Background: an optimization exercise with open tools, aiming at small area and a short achievable clock period. Do not read the settings as production practice. Function was checked by simulation only, so behaviour that the tests miss may differ from the original. Not every run is shown, and edits may drop behaviour that the tests do not exercise.

--- run.sh ---
#!/bin/bash
# synth_recipe.tcl (not shown) runs the flow's synth.tcl, then flattens the netlist and writes it again
# the make line also repeats each setting of config.mk as NAME=value (left out here)
make -C /OpenROAD-flow-scripts/flow DESIGN_CONFIG=/design/flow/config.mk WORK_HOME=/design/flow/orfs CLKGATE_MAP_FILE= SYNTH_SCRIPT=/design/flow/synth_recipe.tcl finish
--- config.mk ---
export PLATFORM = sky130hd
export DESIGN_NAME = spi_regs
export DESIGN_NICKNAME = spi_regs
export VERILOG_FILES = /design/flow/design.v
export SDC_FILE = /design/flow/constraint.sdc
export NUM_CORES = 4
export LEC_CHECK = 0
export CAP_MARGIN = 20
export CORE_MARGIN = 2
export CORE_UTILIZATION = 40
export SLEW_MARGIN = 20
--- constraint.sdc ---
create_clock -name core_clock -period 110.0 [get_ports {clk}]
set_input_delay 22.0000 -clock core_clock [delete_from_list [all_inputs] [get_ports {clk}]]
set_output_delay 22.0000 -clock core_clock [all_outputs]
set_load 0.01 [all_outputs]
--- design.v ---
module SPI_BaudRate_Generator (
    input wire clk,              
    input wire rst,              
    input wire [7:0] spibr,      
    input wire [31:0] bus_clock,  
    output reg [31:0] baud_rate  
);
    wire [2:0] sppr;  
    wire [2:0] spr;   
    reg [31:0] baud_rate_divisor;
    assign sppr = spibr[6:4];  
    assign spr  = spibr[2:0];  
    always @(posedge clk or posedge rst) begin
        if (rst) begin
            baud_rate_divisor <= 32'd2;  
            baud_rate <= 32'd0;  
        end
        else begin
            baud_rate_divisor <= (sppr + 1) * (2 ** (spr + 1));
            baud_rate <= bus_clock / baud_rate_divisor;
        end
    end
endmodule
module SPI_Control_Registers (
    input wire clk,
    input wire rst,
    input wire [7:0] ctrl_reg1,   
    input wire [7:0] ctrl_reg2,   
    output reg spie, spe, sptie, mstr, cpol, cpha, ssoe, lsbfe,  
    output reg modfen, bidiroe, spiswai, spc0   
);
    always @(posedge clk or posedge rst) begin
        if (rst) begin
            spie   <= 1'b0;
            spe    <= 1'b0;
            sptie  <= 1'b0;
            mstr   <= 1'b0;
            cpol   <= 1'b0;
            cpha   <= 1'b1;  
            ssoe   <= 1'b0;
            lsbfe  <= 1'b0;
            modfen <= 1'b0;
            bidiroe<= 1'b0;
            spiswai<= 1'b0;
            spc0   <= 1'b0;
        end 
        else begin
            spie   <= ctrl_reg1[7];  
            spe    <= ctrl_reg1[6];  
            sptie  <= ctrl_reg1[5];  
            mstr   <= ctrl_reg1[4];  
            cpol   <= ctrl_reg1[3];  
            cpha   <= ctrl_reg1[2];  
            ssoe   <= ctrl_reg1[1];  
            lsbfe  <= ctrl_reg1[0];  
            modfen <= ctrl_reg2[4];  
            bidiroe<= ctrl_reg2[3];  
            spiswai<= ctrl_reg2[1];  
            spc0   <= ctrl_reg2[0];  
        end
    end
endmodule
module SPI_Status_Register (
    input clk, rst,
    input [7:0] SPIDR,           
    input SPTEF,                  
    input SPIF,                   
    input MODF,                   
    input SPISR_read,             
    output reg SPTEF_int,         
    output reg SPIF_int,          
    output reg MODF_int           
);
    always @(posedge clk or posedge rst) begin
        if (rst) begin
            SPTEF_int <= 0;
            SPIF_int <= 0;
            MODF_int <= 0;
        end else begin
            if (SPTEF) begin
                SPTEF_int <= 1;
            end else if (SPISR_read) begin
                SPTEF_int <= 0;
            end
            if (SPIF) begin
                SPIF_int <= 1;
            end else if (SPISR_read) begin
                SPIF_int <= 0;
            end
            if (MODF) begin
                MODF_int <= 1;
            end else if (SPISR_read) begin
                MODF_int <= 0;
            end
        end
    end
endmodule
module spi_regs (
    input  wire        clk,
    input  wire        rst,
    input  wire [7:0]  ctrl_reg1,
    input  wire [7:0]  ctrl_reg2,
    input  wire [7:0]  spibr,
    input  wire [31:0] bus_clock,
    input  wire [7:0]  SPIDR,
    input  wire        SPTEF,
    input  wire        SPIF,
    input  wire        MODF,
    input  wire        SPISR_read,
    output wire        spie, spe, sptie, mstr, cpol, cpha, ssoe, lsbfe,
    output wire        modfen, bidiroe, spiswai, spc0,
    output wire [31:0] baud_rate,
    output wire        SPTEF_int,
    output wire        SPIF_int,
    output wire        MODF_int
);
    SPI_Control_Registers u_ctrl (
        .clk(clk), .rst(rst),
        .ctrl_reg1(ctrl_reg1), .ctrl_reg2(ctrl_reg2),
        .spie(spie), .spe(spe), .sptie(sptie), .mstr(mstr),
        .cpol(cpol), .cpha(cpha), .ssoe(ssoe), .lsbfe(lsbfe),
        .modfen(modfen), .bidiroe(bidiroe), .spiswai(spiswai), .spc0(spc0)
    );
    SPI_BaudRate_Generator u_baud (
        .clk(clk), .rst(rst),
        .spibr(spibr), .bus_clock(bus_clock),
        .baud_rate(baud_rate)
    );
    SPI_Status_Register u_stat (
        .clk(clk), .rst(rst),
        .SPIDR(SPIDR), .SPTEF(SPTEF), .SPIF(SPIF), .MODF(MODF),
        .SPISR_read(SPISR_read),
        .SPTEF_int(SPTEF_int), .SPIF_int(SPIF_int), .MODF_int(MODF_int)
    );
endmodule
run_1/met1.png
The bar under the picture is 100 µm long.
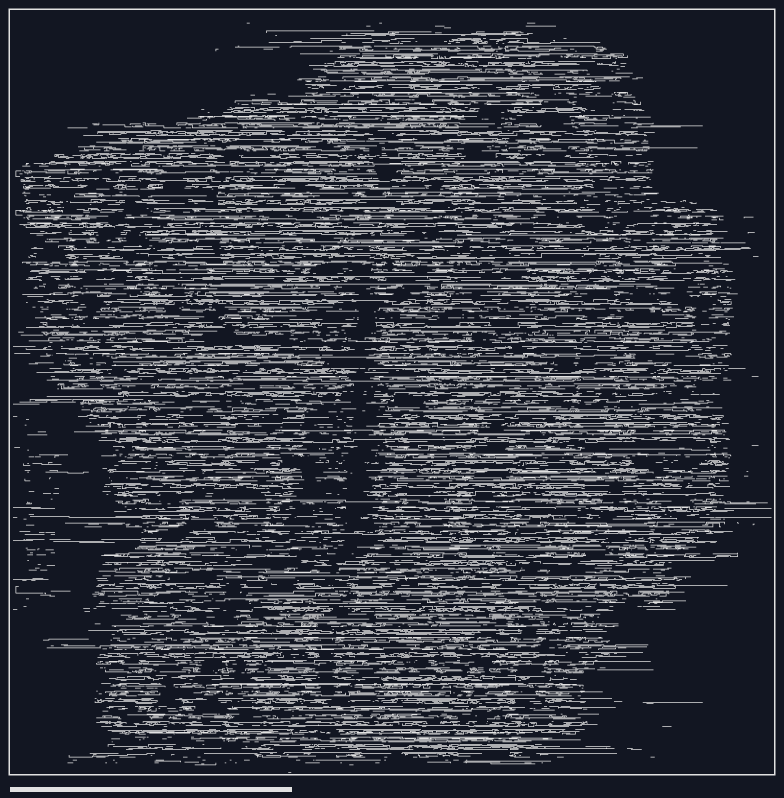
main direction: horizontal
wire length on this layer: 44.8 mm
share of all routed wire: 49%
longest straight run: 80.5 µm
nets with wire on the layer: 4821

run_1/met2.png
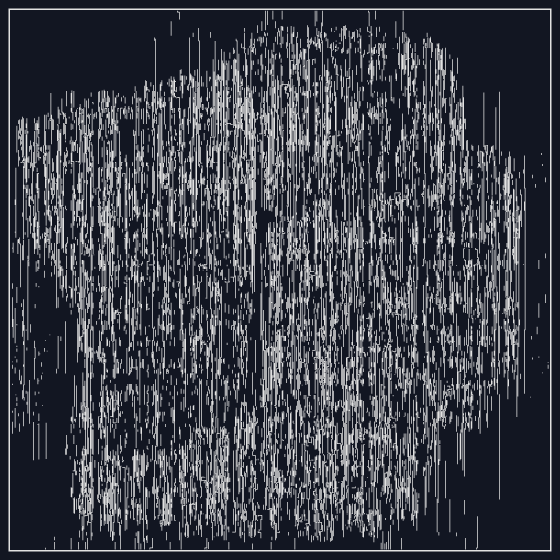
share of all routed wire: 45%
wire length on this layer: 40.9 mm
main direction: vertical
nets with wire on the layer: 4152

==> impl_metrics.tcl, run 1 <==
set metrics [dict create \
    worst_r2r_path_depth 391 \
    rows 97 \
    tightest_slew_ns 1.02 \
    drc 0 \
    synth_ff_type "dfrtp_1" \
    grt_use_met1_pct 34.4 \
    dp.final_hpwl_mm 73.6 \
    routed-wl-met3_mm 3.74 \
    dpl-instance-area_mm2 0.0345 \
    cts_buffer_depth 2 \
    grt_use_total_pct 24.3 \
    synth-compound-area-share_pct 29.3 \
    synth_area_leaders "ha_1, dfrtp_1, xnor2_1" \
    arrival_ns 104.13 \
    seq_cells 68 \
    worstSetupPathType "input pin to flip-flop" \
    pre_cts_ws_ns 3.19 \
    syn2layout_area_growth_pct 23.3 \
    min_path_type "flip-flop to flip-flop" \
    reg_top3 "u_baud.baud_rate (32), u_baud.baud_rate_divisor (21)" \
    cts_tree "done" \
    numCtsBuffers 9 \
    finalWorstSetupSlack_ns 6.13 \
    worstReg2RegEnd "u_baud.baud_rate[0]" \
    nFillCells 7029 \
    cts_sinks 68 \
    timing.final.crit_share_pct 94.4 \
    final_cell_mix "buf_4, ha_1, nand2_1" \
    ant_nets 0 \
    cp.required_ns 110.26 \
    wirelength_met1_mm 44.8 \
    coreArea_mm2 0.0703 \
    n_tap_cell 940 \
    startpoint_type "input pin" \
    synth_cells 3855 \
    grt_antenna_before_repair 0 \
    clk_share_pct 0.906 \
    synth.ff_latch_count 68 \
    io_buffers 102 \
    r2r_start "u_baud.baud_rate_divisor[20]" \
    max_stage_delay_ns 0.49 \
    grt_max_degree 53 \
    fin_skew_ns 0.0254 \
    inv_count 173 \
    io_pins 117 \
    viasPerCell 5.61 \
    vias 30200 \
    seq_area_share_pct 4.86 \
    synthAdderAreaFrac_pct 23.5 \
    cap_violations 0 \
    path_max_fanout 22 \
    dr.max_layer_used "met4" \
    grt_overflow 0 \
    cp-endpoint "u_baud.baud_rate[0]" \
    fin_area_mm2 0.0351 \
    synth_xor_xnor_area_share_pct 7.97 \
    cts_root_buf "clkbuf_16" \
    synth.largest_area_cell "ha_1" \
    cpMostUsedCell "o21a_1" \
    drt_pre_antenna_iters 7 \
    die_h_um 271 \
    grt_pass1_vias 28400 \
    cts_hold_buf 0 \
    fp.dieArea_mm2 0.0733 \
    outcome "finished clean" \
    synthTopCellsByCount "ha_1, nand2_1, nor2_1" \
    reg2reg_slack_ns 26.63 \
    top_usage_layer "met2" \
    crit_slowest_cell "clkdlybuf4s50_1" \
    largest_reg_flops 32 \
    dp_cells 5366 \
    fmax_mhz 9.63 \
    htree_num_levels 3 \
    synth_area_mm2 0.0285 \
    synth_top_family_by_area "compound AO/OA/AOI/OAI gates" \
    cts_resized 0 \
    seqCellArea_mm2 0.00170 \
    final-setup-viol-count 0 \
    muxShareOfSynthArea_pct 5.99 \
    hold_depth 1 \
    buffer_area_share_pct 14.9 \
    path_clk_slew_ns 0.08 \
    regMostFlops "u_baud.baud_rate" \
    layout-drive-gt1-share_pct 19.4 \
    wl_per_cell_um 16.8 \
    post_synth_and_or_nand_nor_area_fraction_pct 23.4 \
    clk_latency_ns 0.39 \
    insertedDiodeCount 0 \
    drtIter0Drc 1872 \
    grt_pass1_wl_mm 147 \
]
run_1/met3.png
The bar under the picture is 100 µm long.
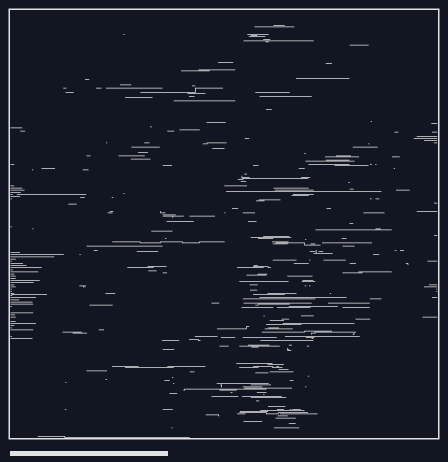
nets with wire on the layer: 256
share of all routed wire: 4.1%
longest straight run: 98.0 µm

run_1/final_routing.png
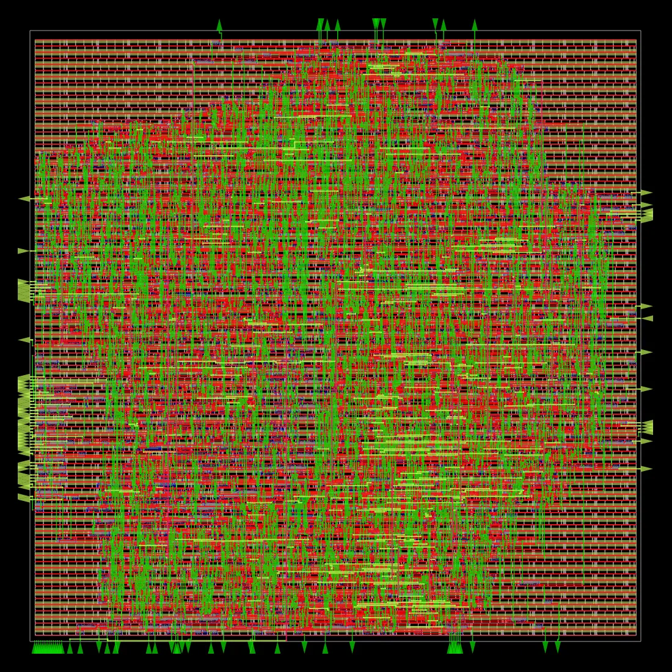

==> run 1 -> run 2 <==
--- a/design.v
+++ b/design.v
@@ -1,25 +1,99 @@
-module SPI_BaudRate_Generator (
-    input wire clk,              
-    input wire rst,              
-    input wire [7:0] spibr,      
-    input wire [31:0] bus_clock,  
-    output reg [31:0] baud_rate  
-);
-    wire [2:0] sppr;  
-    wire [2:0] spr;   
-    reg [31:0] baud_rate_divisor;
-    assign sppr = spibr[6:4];  
-    assign spr  = spibr[2:0];  
+module SPI_BaudRate_Generator #(
+    parameter K = 15
+) (
+    input wire clk,
+    input wire rst,
+    input wire [7:0] spibr,
+    input wire [31:0] bus_clock,
+    output wire [31:0] baud_rate
+);
+    localparam L = 31 - K;
+    reg [1:0] oc;
+    reg [3:0] ts;
+    reg [1:0] oc_n;
+    reg [3:0] ts_n;
+    always @(*) begin
+        case (spibr[6:4])
+            3'd0: begin oc_n = 2'd0; ts_n = {1'b0, spibr[2:0]};        end  
+            3'd1: begin oc_n = 2'd0; ts_n = {1'b0, spibr[2:0]} + 4'd1; end  
+            3'd2: begin oc_n = 2'd1; ts_n = {1'b0, spibr[2:0]};        end  
+            3'd3: begin oc_n = 2'd0; ts_n = {1'b0, spibr[2:0]} + 4'd2; end  
+            3'd4: begin oc_n = 2'd2; ts_n = {1'b0, spibr[2:0]};        end  
+            3'd5: begin oc_n = 2'd1; ts_n = {1'b0, spibr[2:0]} + 4'd1; end  
+            3'd6: begin oc_n = 2'd3; ts_n = {1'b0, spibr[2:0]};        end  
+            default: begin oc_n = 2'd0; ts_n = {1'b0, spibr[2:0]} + 4'd3; end  
+        endcase
+    end
     always @(posedge clk or posedge rst) begin
         if (rst) begin
-            baud_rate_divisor <= 32'd2;  
-            baud_rate <= 32'd0;  
-        end
-        else begin
-            baud_rate_divisor <= (sppr + 1) * (2 ** (spr + 1));
-            baud_rate <= bus_clock / baud_rate_divisor;
-        end
-    end
+            oc <= 2'd0;
+            ts <= 4'd0;
+        end else begin
+            oc <= oc_n;
+            ts <= ts_n;
+        end
+    end
+    function [3:0] dstep;  
+        input [2:0] r;
+        input b;
+        input [1:0] c;
+        reg [3:0] v, o;
+        begin
+            v = {r, b};
+            o = {1'b0, c, 1'b1};
+            if (v >= o) dstep = {1'b1, v[2:0] - o[2:0]};
+            else        dstep = {1'b0, v[2:0]};
+        end
+    endfunction
+    wire [30:0] y = bus_clock[31:1] >> ts;
+    reg [K-1:0] qh_n;
+    reg [2:0] rh_n;
+    reg [3:0] st;
+    integer i;
+    always @(*) begin
+        rh_n = 3'd0;
+        for (i = 0; i < K; i = i + 1) begin
+            st = dstep(rh_n, y[30 - i], oc);
+            qh_n[K - 1 - i] = st[3];
+            rh_n = st[2:0];
+        end
+    end
+    reg [K-1:0] qh;
+    always @(posedge clk or posedge rst) begin
+        if (rst) qh <= {K{1'b0}};
+        else     qh <= qh_n;
+    end
+    generate if (L > 0) begin : g_lo
+        reg [2:0] rh;
+        reg [1:0] oc_d;
+        reg [L-1:0] yl;
+        always @(posedge clk or posedge rst) begin
+            if (rst) begin
+                rh <= 3'd0;
+                oc_d <= 2'd0;
+                yl <= {L{1'b0}};
+            end else begin
+                rh <= rh_n;
+                oc_d <= oc;
+                yl <= y[L-1:0];
+            end
+        end
+        reg [L-1:0] ql;
+        reg [2:0] rl;
+        reg [3:0] sl;
+        integer j;
+        always @(*) begin
+            rl = rh;
+            for (j = 0; j < L; j = j + 1) begin
+                sl = dstep(rl, yl[L - 1 - j], oc_d);
+                ql[L - 1 - j] = sl[3];
+                rl = sl[2:0];
+            end
+        end
+        assign baud_rate = {1'b0, qh, ql};
+    end else begin : g_nolo
+        assign baud_rate = {1'b0, qh};
+    end endgenerate
 endmodule
 module SPI_Control_Registers (
     input wire clk,
run_2/final_routing.png
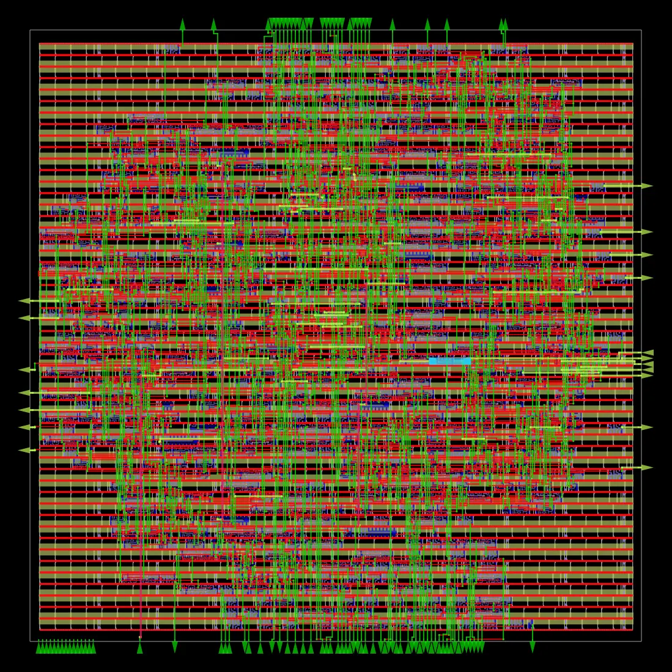
routed via count: 6454
met1 WL: 8.38 mm

run_2/met3.png
The bar under the picture is 50 µm long.
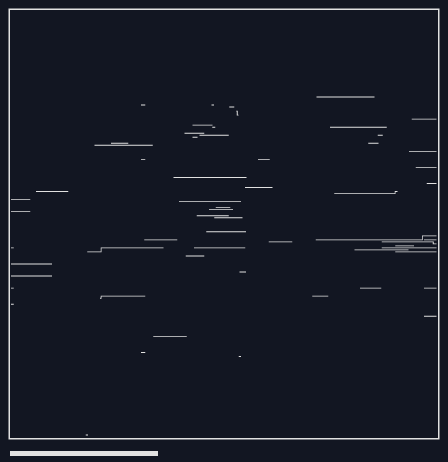
main direction: horizontal
nets with wire on the layer: 48
wire length on this layer: 540 µm
share of all routed wire: 2.9%
longest straight run: 35.9 µm

==> impl_metrics.tcl, run 2 <==
set metrics [dict create \
    outcome "finished clean" \
    synthAdderAreaFrac_pct 22.3 \
    synth_top_family_by_area "adder cells" \
    worstSetupPathType "flip-flop to output pin" \
    nFillCells 1877 \
    n_tap_cell 265 \
    final_cell_mix "clkdlybuf4s50_1, ha_1, nand2_1" \
    startpoint_type "flip-flop" \
    fin_skew_ns 0.0117 \
    io_buffers 100 \
    die_h_um 145 \
    grt_pass1_vias 6375 \
    final-setup-viol-count 0 \
    worstReg2RegEnd "u_baud.g_lo.rh[1]" \
    post_synth_and_or_nand_nor_area_fraction_pct 15.2 \
    cts_resized 0 \
    grt_overflow 0 \
    largest_reg_flops 16 \
    drc 0 \
    fin_area_mm2 0.00948 \
    clk_share_pct 3.02 \
    grt_max_degree 58 \
    top_usage_layer "met2" \
    coreArea_mm2 0.0195 \
    synth.ff_latch_count 57 \
    synth_area_leaders "dfrtp_1, ha_1, fa_1" \
    path_clk_slew_ns 0.06 \
    reg_top3 "u_baud.g_lo.yl (16), u_baud.qh (15), u_baud.ts (4)" \
    min_path_type "flip-flop to flip-flop" \
    seqCellArea_mm2 0.00143 \
    cpMostUsedCell "ha_1" \
    grt_use_met1_pct 24.2 \
    arrival_ns 25.02 \
    synth_xor_xnor_area_share_pct 6.53 \
    cap_violations 0 \
    drt_pre_antenna_iters 5 \
    inv_count 67 \
    r2r_start "u_baud.ts[1]" \
    multi_input_area_share_pct 64.7 \
    cts_hold_buf 0 \
    cp-endpoint "baud_rate[0]" \
    drtIter0Drc 255 \
    tightest_slew_ns 0.857 \
    dp.final_hpwl_mm 14.8 \
    cts_buffer_depth 2 \
    muxShareOfSynthArea_pct 12.9 \
    insertedDiodeCount 0 \
    wl_per_cell_um 15.5 \
    timing.final.crit_share_pct 42.7 \
    max_stage_delay_ns 0.48 \
    dp_cells 1188 \
    fmax_mhz 21.3 \
    viasPerCell 5.36 \
    cp_num_buf_inv 3 \
    grt_antenna_before_repair 1 \
    synth-edff-count 0 \
    dpl-instance-area_mm2 0.00920 \
    post_cts_buffers 0 \
    cts_root_buf "clkbuf_16" \
    regMostFlops "u_baud.g_lo.yl" \
    dr.max_layer_used "met5" \
    rows 51 \
    crit_slowest_cell "clkdlybuf4s50_1" \
    grt_use_total_pct 18.7 \
    path_max_fanout 30 \
    finalWorstSetupSlack_ns 62.98 \
    layout-drive-gt1-share_pct 11.0 \
    synth_cells 839 \
    pre_cts_ws_ns 63.41 \
    io_pins 117 \
    numCtsBuffers 9 \
    ant_nets 0 \
    reg2reg_slack_ns 87.01 \
    routed-wl-met3_um 540 \
    hold_depth 0 \
    grt_pass1_wl_mm 31.2 \
    cts_tree "done" \
    synth.largest_area_cell "dfrtp_1" \
    seq_area_share_pct 15.1 \
]
run_2/met1.png
The bar under the picture is 50 µm long.
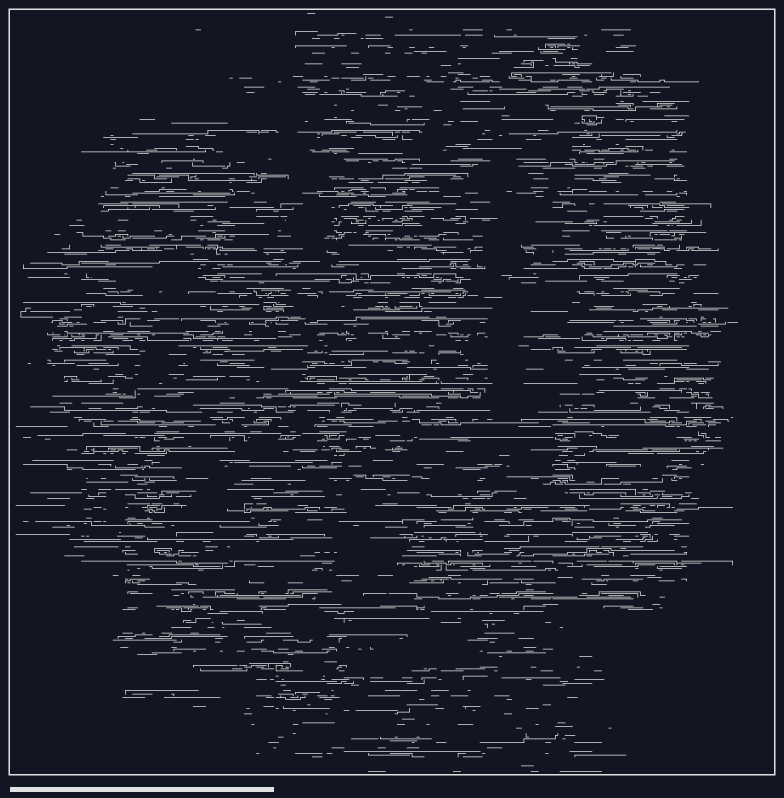

==> run 2 -> run 3 <==
--- a/design.v
+++ b/design.v
@@ -1,5 +1,5 @@
 module SPI_BaudRate_Generator #(
-    parameter K = 15
+    parameter K = 14
 ) (
     input wire clk,
     input wire rst,
@@ -33,16 +33,18 @@
             ts <= ts_n;
         end
     end
-    function [3:0] dstep;  
+    function [3:0] dstep;
         input [2:0] r;
         input b;
         input [1:0] c;
-        reg [3:0] v, o;
+        reg d0, d1, w1, w2, q;
         begin
-            v = {r, b};
-            o = {1'b0, c, 1'b1};
-            if (v >= o) dstep = {1'b1, v[2:0] - o[2:0]};
-            else        dstep = {1'b0, v[2:0]};
+            d0 = r[0] ^ c[0] ^ ~b;
+            w1 = (~r[0] & c[0]) | (~r[0] & ~b) | (c[0] & ~b);
+            d1 = r[1] ^ c[1] ^ w1;
+            w2 = (~r[1] & c[1]) | (~r[1] & w1) | (c[1] & w1);
+            q = r[2] | ~w2;
+            dstep = {q, q ? {d1, d0, ~b} : {r[1:0], b}};
         end
     endfunction
     wire [30:0] y = bus_clock[31:1] >> ts;
--- a/config.mk
+++ b/config.mk
@@ -5,7 +5,9 @@
 export SDC_FILE = /design/flow/constraint.sdc
 export NUM_CORES = 4
 export LEC_CHECK = 0
+export ABC_AREA = 1
 export CAP_MARGIN = 20
 export CORE_MARGIN = 2
-export CORE_UTILIZATION = 40
+export CORE_UTILIZATION = 60
+export CTS_BUF_LIST = sky130_fd_sc_hd__clkbuf_4 sky130_fd_sc_hd__clkbuf_8
 export SLEW_MARGIN = 20
run_3/met1.png
The bar under the picture is 20 µm long.
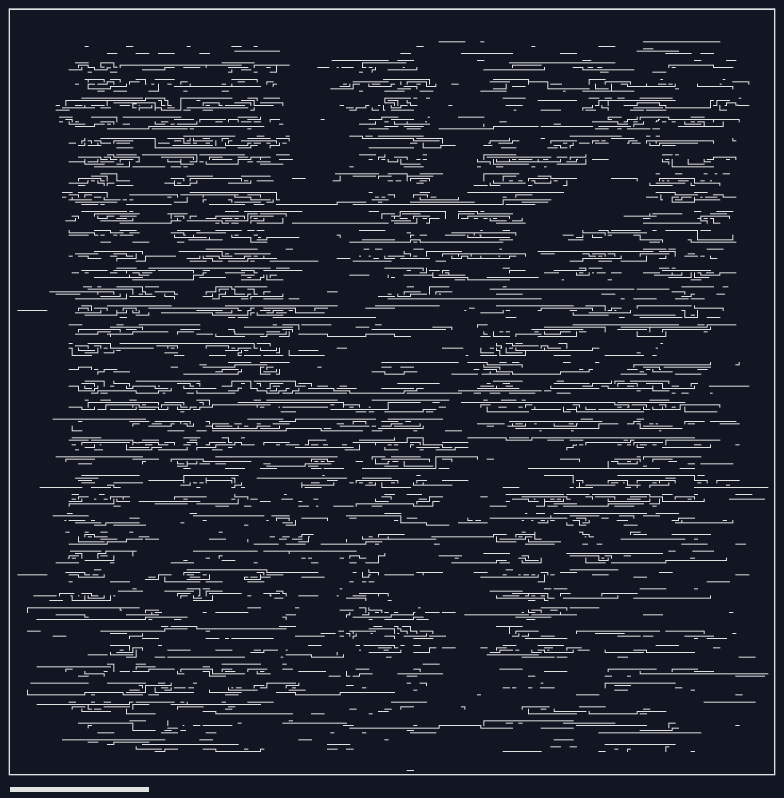
longest straight run: 23.5 µm
wire length on this layer: 6250 µm
share of all routed wire: 42%
main direction: horizontal
nets with wire on the layer: 1015
routed via count: 6122
Routed Wire Length: 14.8 mm
met1 Use GR: 31.3%

==> impl_metrics.tcl, run 3 <==
set metrics [dict create \
    outcome "finished clean" \
    wl_per_cell_um 12.8 \
    gp_congestion 0.916 \
    fp.dieArea_mm2 0.0121 \
    largest_reg_flops 17 \
    fmax_mhz 23.1 \
    cp_num_buf_inv 18 \
    tightest_slew_ns 1.01 \
    seq_area_share_pct 17.7 \
    synth.largest_area_cell "dfrtp_1" \
    htree_num_levels 3 \
    cap_violations 0 \
    clk_share_pct 2.13 \
    io_buffers 100 \
    dpl-instance-area_mm2 0.00787 \
    arrival_ns 21.29 \
    synth.ff_latch_count 57 \
    fin_area_mm2 0.00804 \
    grt_pass1_wl_mm 25.1 \
    die_h_um 110 \
    seqCellArea_mm2 0.00143 \
    n_tap_cell 140 \
    grt_overflow 0 \
    r2r_start "u_baud.ts[3]" \
    synth-edff-count 0 \
    final-setup-viol-count 0 \
    dp.final_hpwl_mm 12.1 \
    crit_slowest_cell "dfrtp_1" \
    cts_sinks 57 \
    buffer_area_share_pct 12.8 \
    cp-endpoint "baud_rate[0]" \
    inv_count 122 \
    synthAdderAreaFrac_pct 18.2 \
    synth_area_mm2 0.00676 \
    grt_pass1_vias 5898 \
    startpoint_type "flip-flop" \
    worst_r2r_path_depth 70 \
    synth_ff_type "dfrtp_1" \
    cts_resized 0 \
    drt_pre_antenna_iters 4 \
    drtIter0Drc 326 \
    cp.required_ns 88.00 \
    ys_async_sr_fraction_pct 100 \
    wirelength_met1_mm 6.25 \
    worstSetupPathType "flip-flop to output pin" \
    post_synth_and_or_nand_nor_area_fraction_pct 41.8 \
    fin_skew_ns 0.0112 \
    viasPerCell 5.31 \
    synth_area_leaders "dfrtp_1, fa_1, nand2_1" \
    nFillCells 880 \
    cts_hold_buf 0 \
    min_path_type "flip-flop to flip-flop" \
    regMostFlops "u_baud.g_lo.yl" \
    io_pins 117 \
    synth-compound-area-share_pct 7.81 \
    cts_buffer_depth 2 \
    worstReg2RegEnd "u_baud.g_lo.rh[2]" \
    synth_top_family_by_area "simple AND/OR/NAND/NOR gates" \
    path_max_fanout 17 \
    layout-drive-gt1-share_pct 14.1 \
    ant_nets 0 \
    insertedDiodeCount 0 \
    dp_cells 1138 \
    grt_antenna_before_repair 0 \
    reg_top3 "u_baud.g_lo.yl (17), u_baud.qh (14), u_baud.ts (4)" \
    multi_input_area_share_pct 59.4 \
    reg2reg_slack_ns 91.75 \
    path_clk_slew_ns 0.07 \
    routed-wl-met3_um 805 \
    rows 38 \
    numCtsBuffers 9 \
    clk_latency_ns 0.35 \
    finalWorstSetupSlack_ns 66.71 \
    post_cts_buffers 0 \
    drc 0 \
    grt_max_degree 58 \
]
run_3/final_routing.png
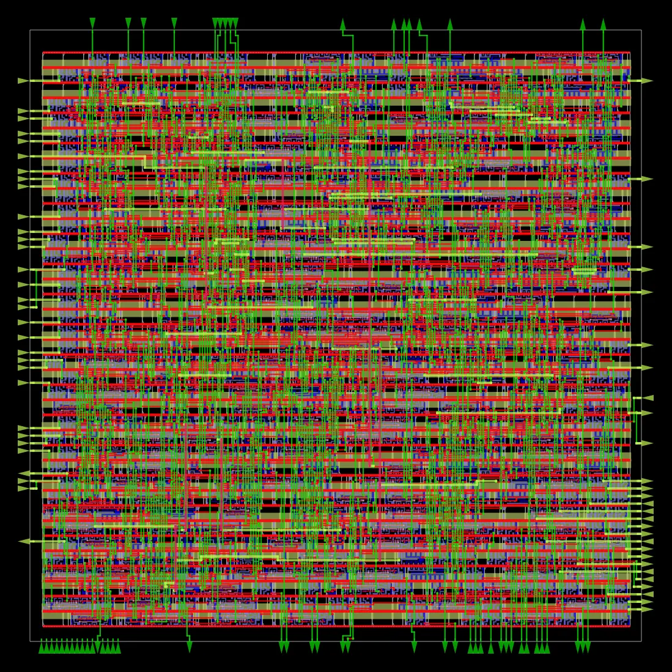
GRT Total Usage: 26.0%
met2 WL: 7.56 mm
Top Metal Used: met4


## Gallery

Metal 4.
panel A
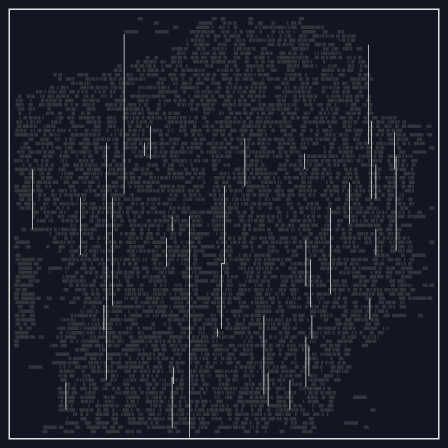
panel B
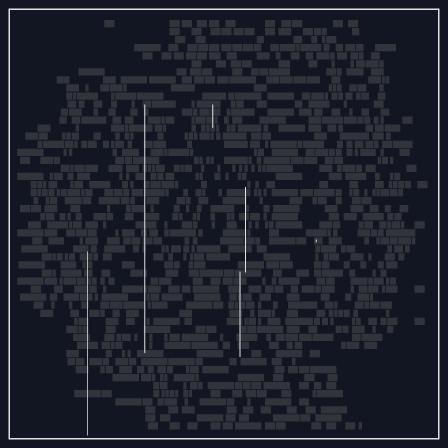
panel C
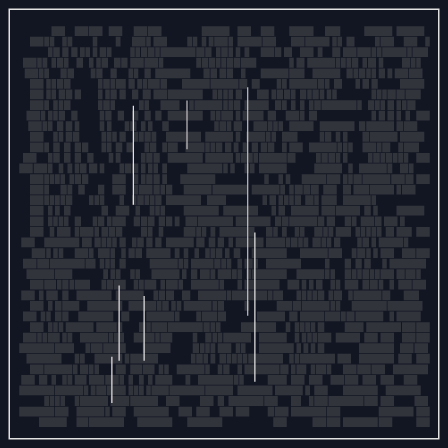
| from | picture |
|---|---|
| run 1 | panel A |
| run 2 | panel B |
| run 3 | panel C |

Key to panel B:
wire length on this layer: 211 µm
main direction: vertical
longest straight run: 83.6 µm
nets with wire on the layer: 4

## afterwards: timing with drivers on the ports
The flow's constraints put no driver on any port. The routed layouts listed below were extracted and timed again, unchanged, in two steps. Step 1 sets driving cells, clkbuf_16 on the clock port and buf_2 on the other inputs (assumed; they add their load-dependent delay and slew). Step 2 times the ports against the registers' clock, not the clock port: input delays grow and output delays shrink by t, the midpoint of the rising clock arrivals with the driver on. a / b / c = ideal ports / drivers / drivers and shift; a / b = the first two.
run | t (ns) | setup WS [ns] | hold WS [ns] | worst slew at a driven data input, ns | pins driven straight from the clock port
run 1 | 0.440 | 6.131 / 6.172 / 5.732 | 0.476 / 0.476 / 0.476 | 0.06 | 1
run 2 | 0.383 | 62.978 / 62.940 / 63.323 | 0.425 / 0.425 / 0.425 | 0.07 | 1
run 3 | 0.379 | 66.706 / 66.673 / 67.052 | 0.516 / 0.516 / 0.516 | 0.04 | 1
After both steps setup and hold are still met in every run listed. For run 1, which loses most, drivers alone change the setup slack by +0.041 ns; drivers and shift together by -0.399 ns.
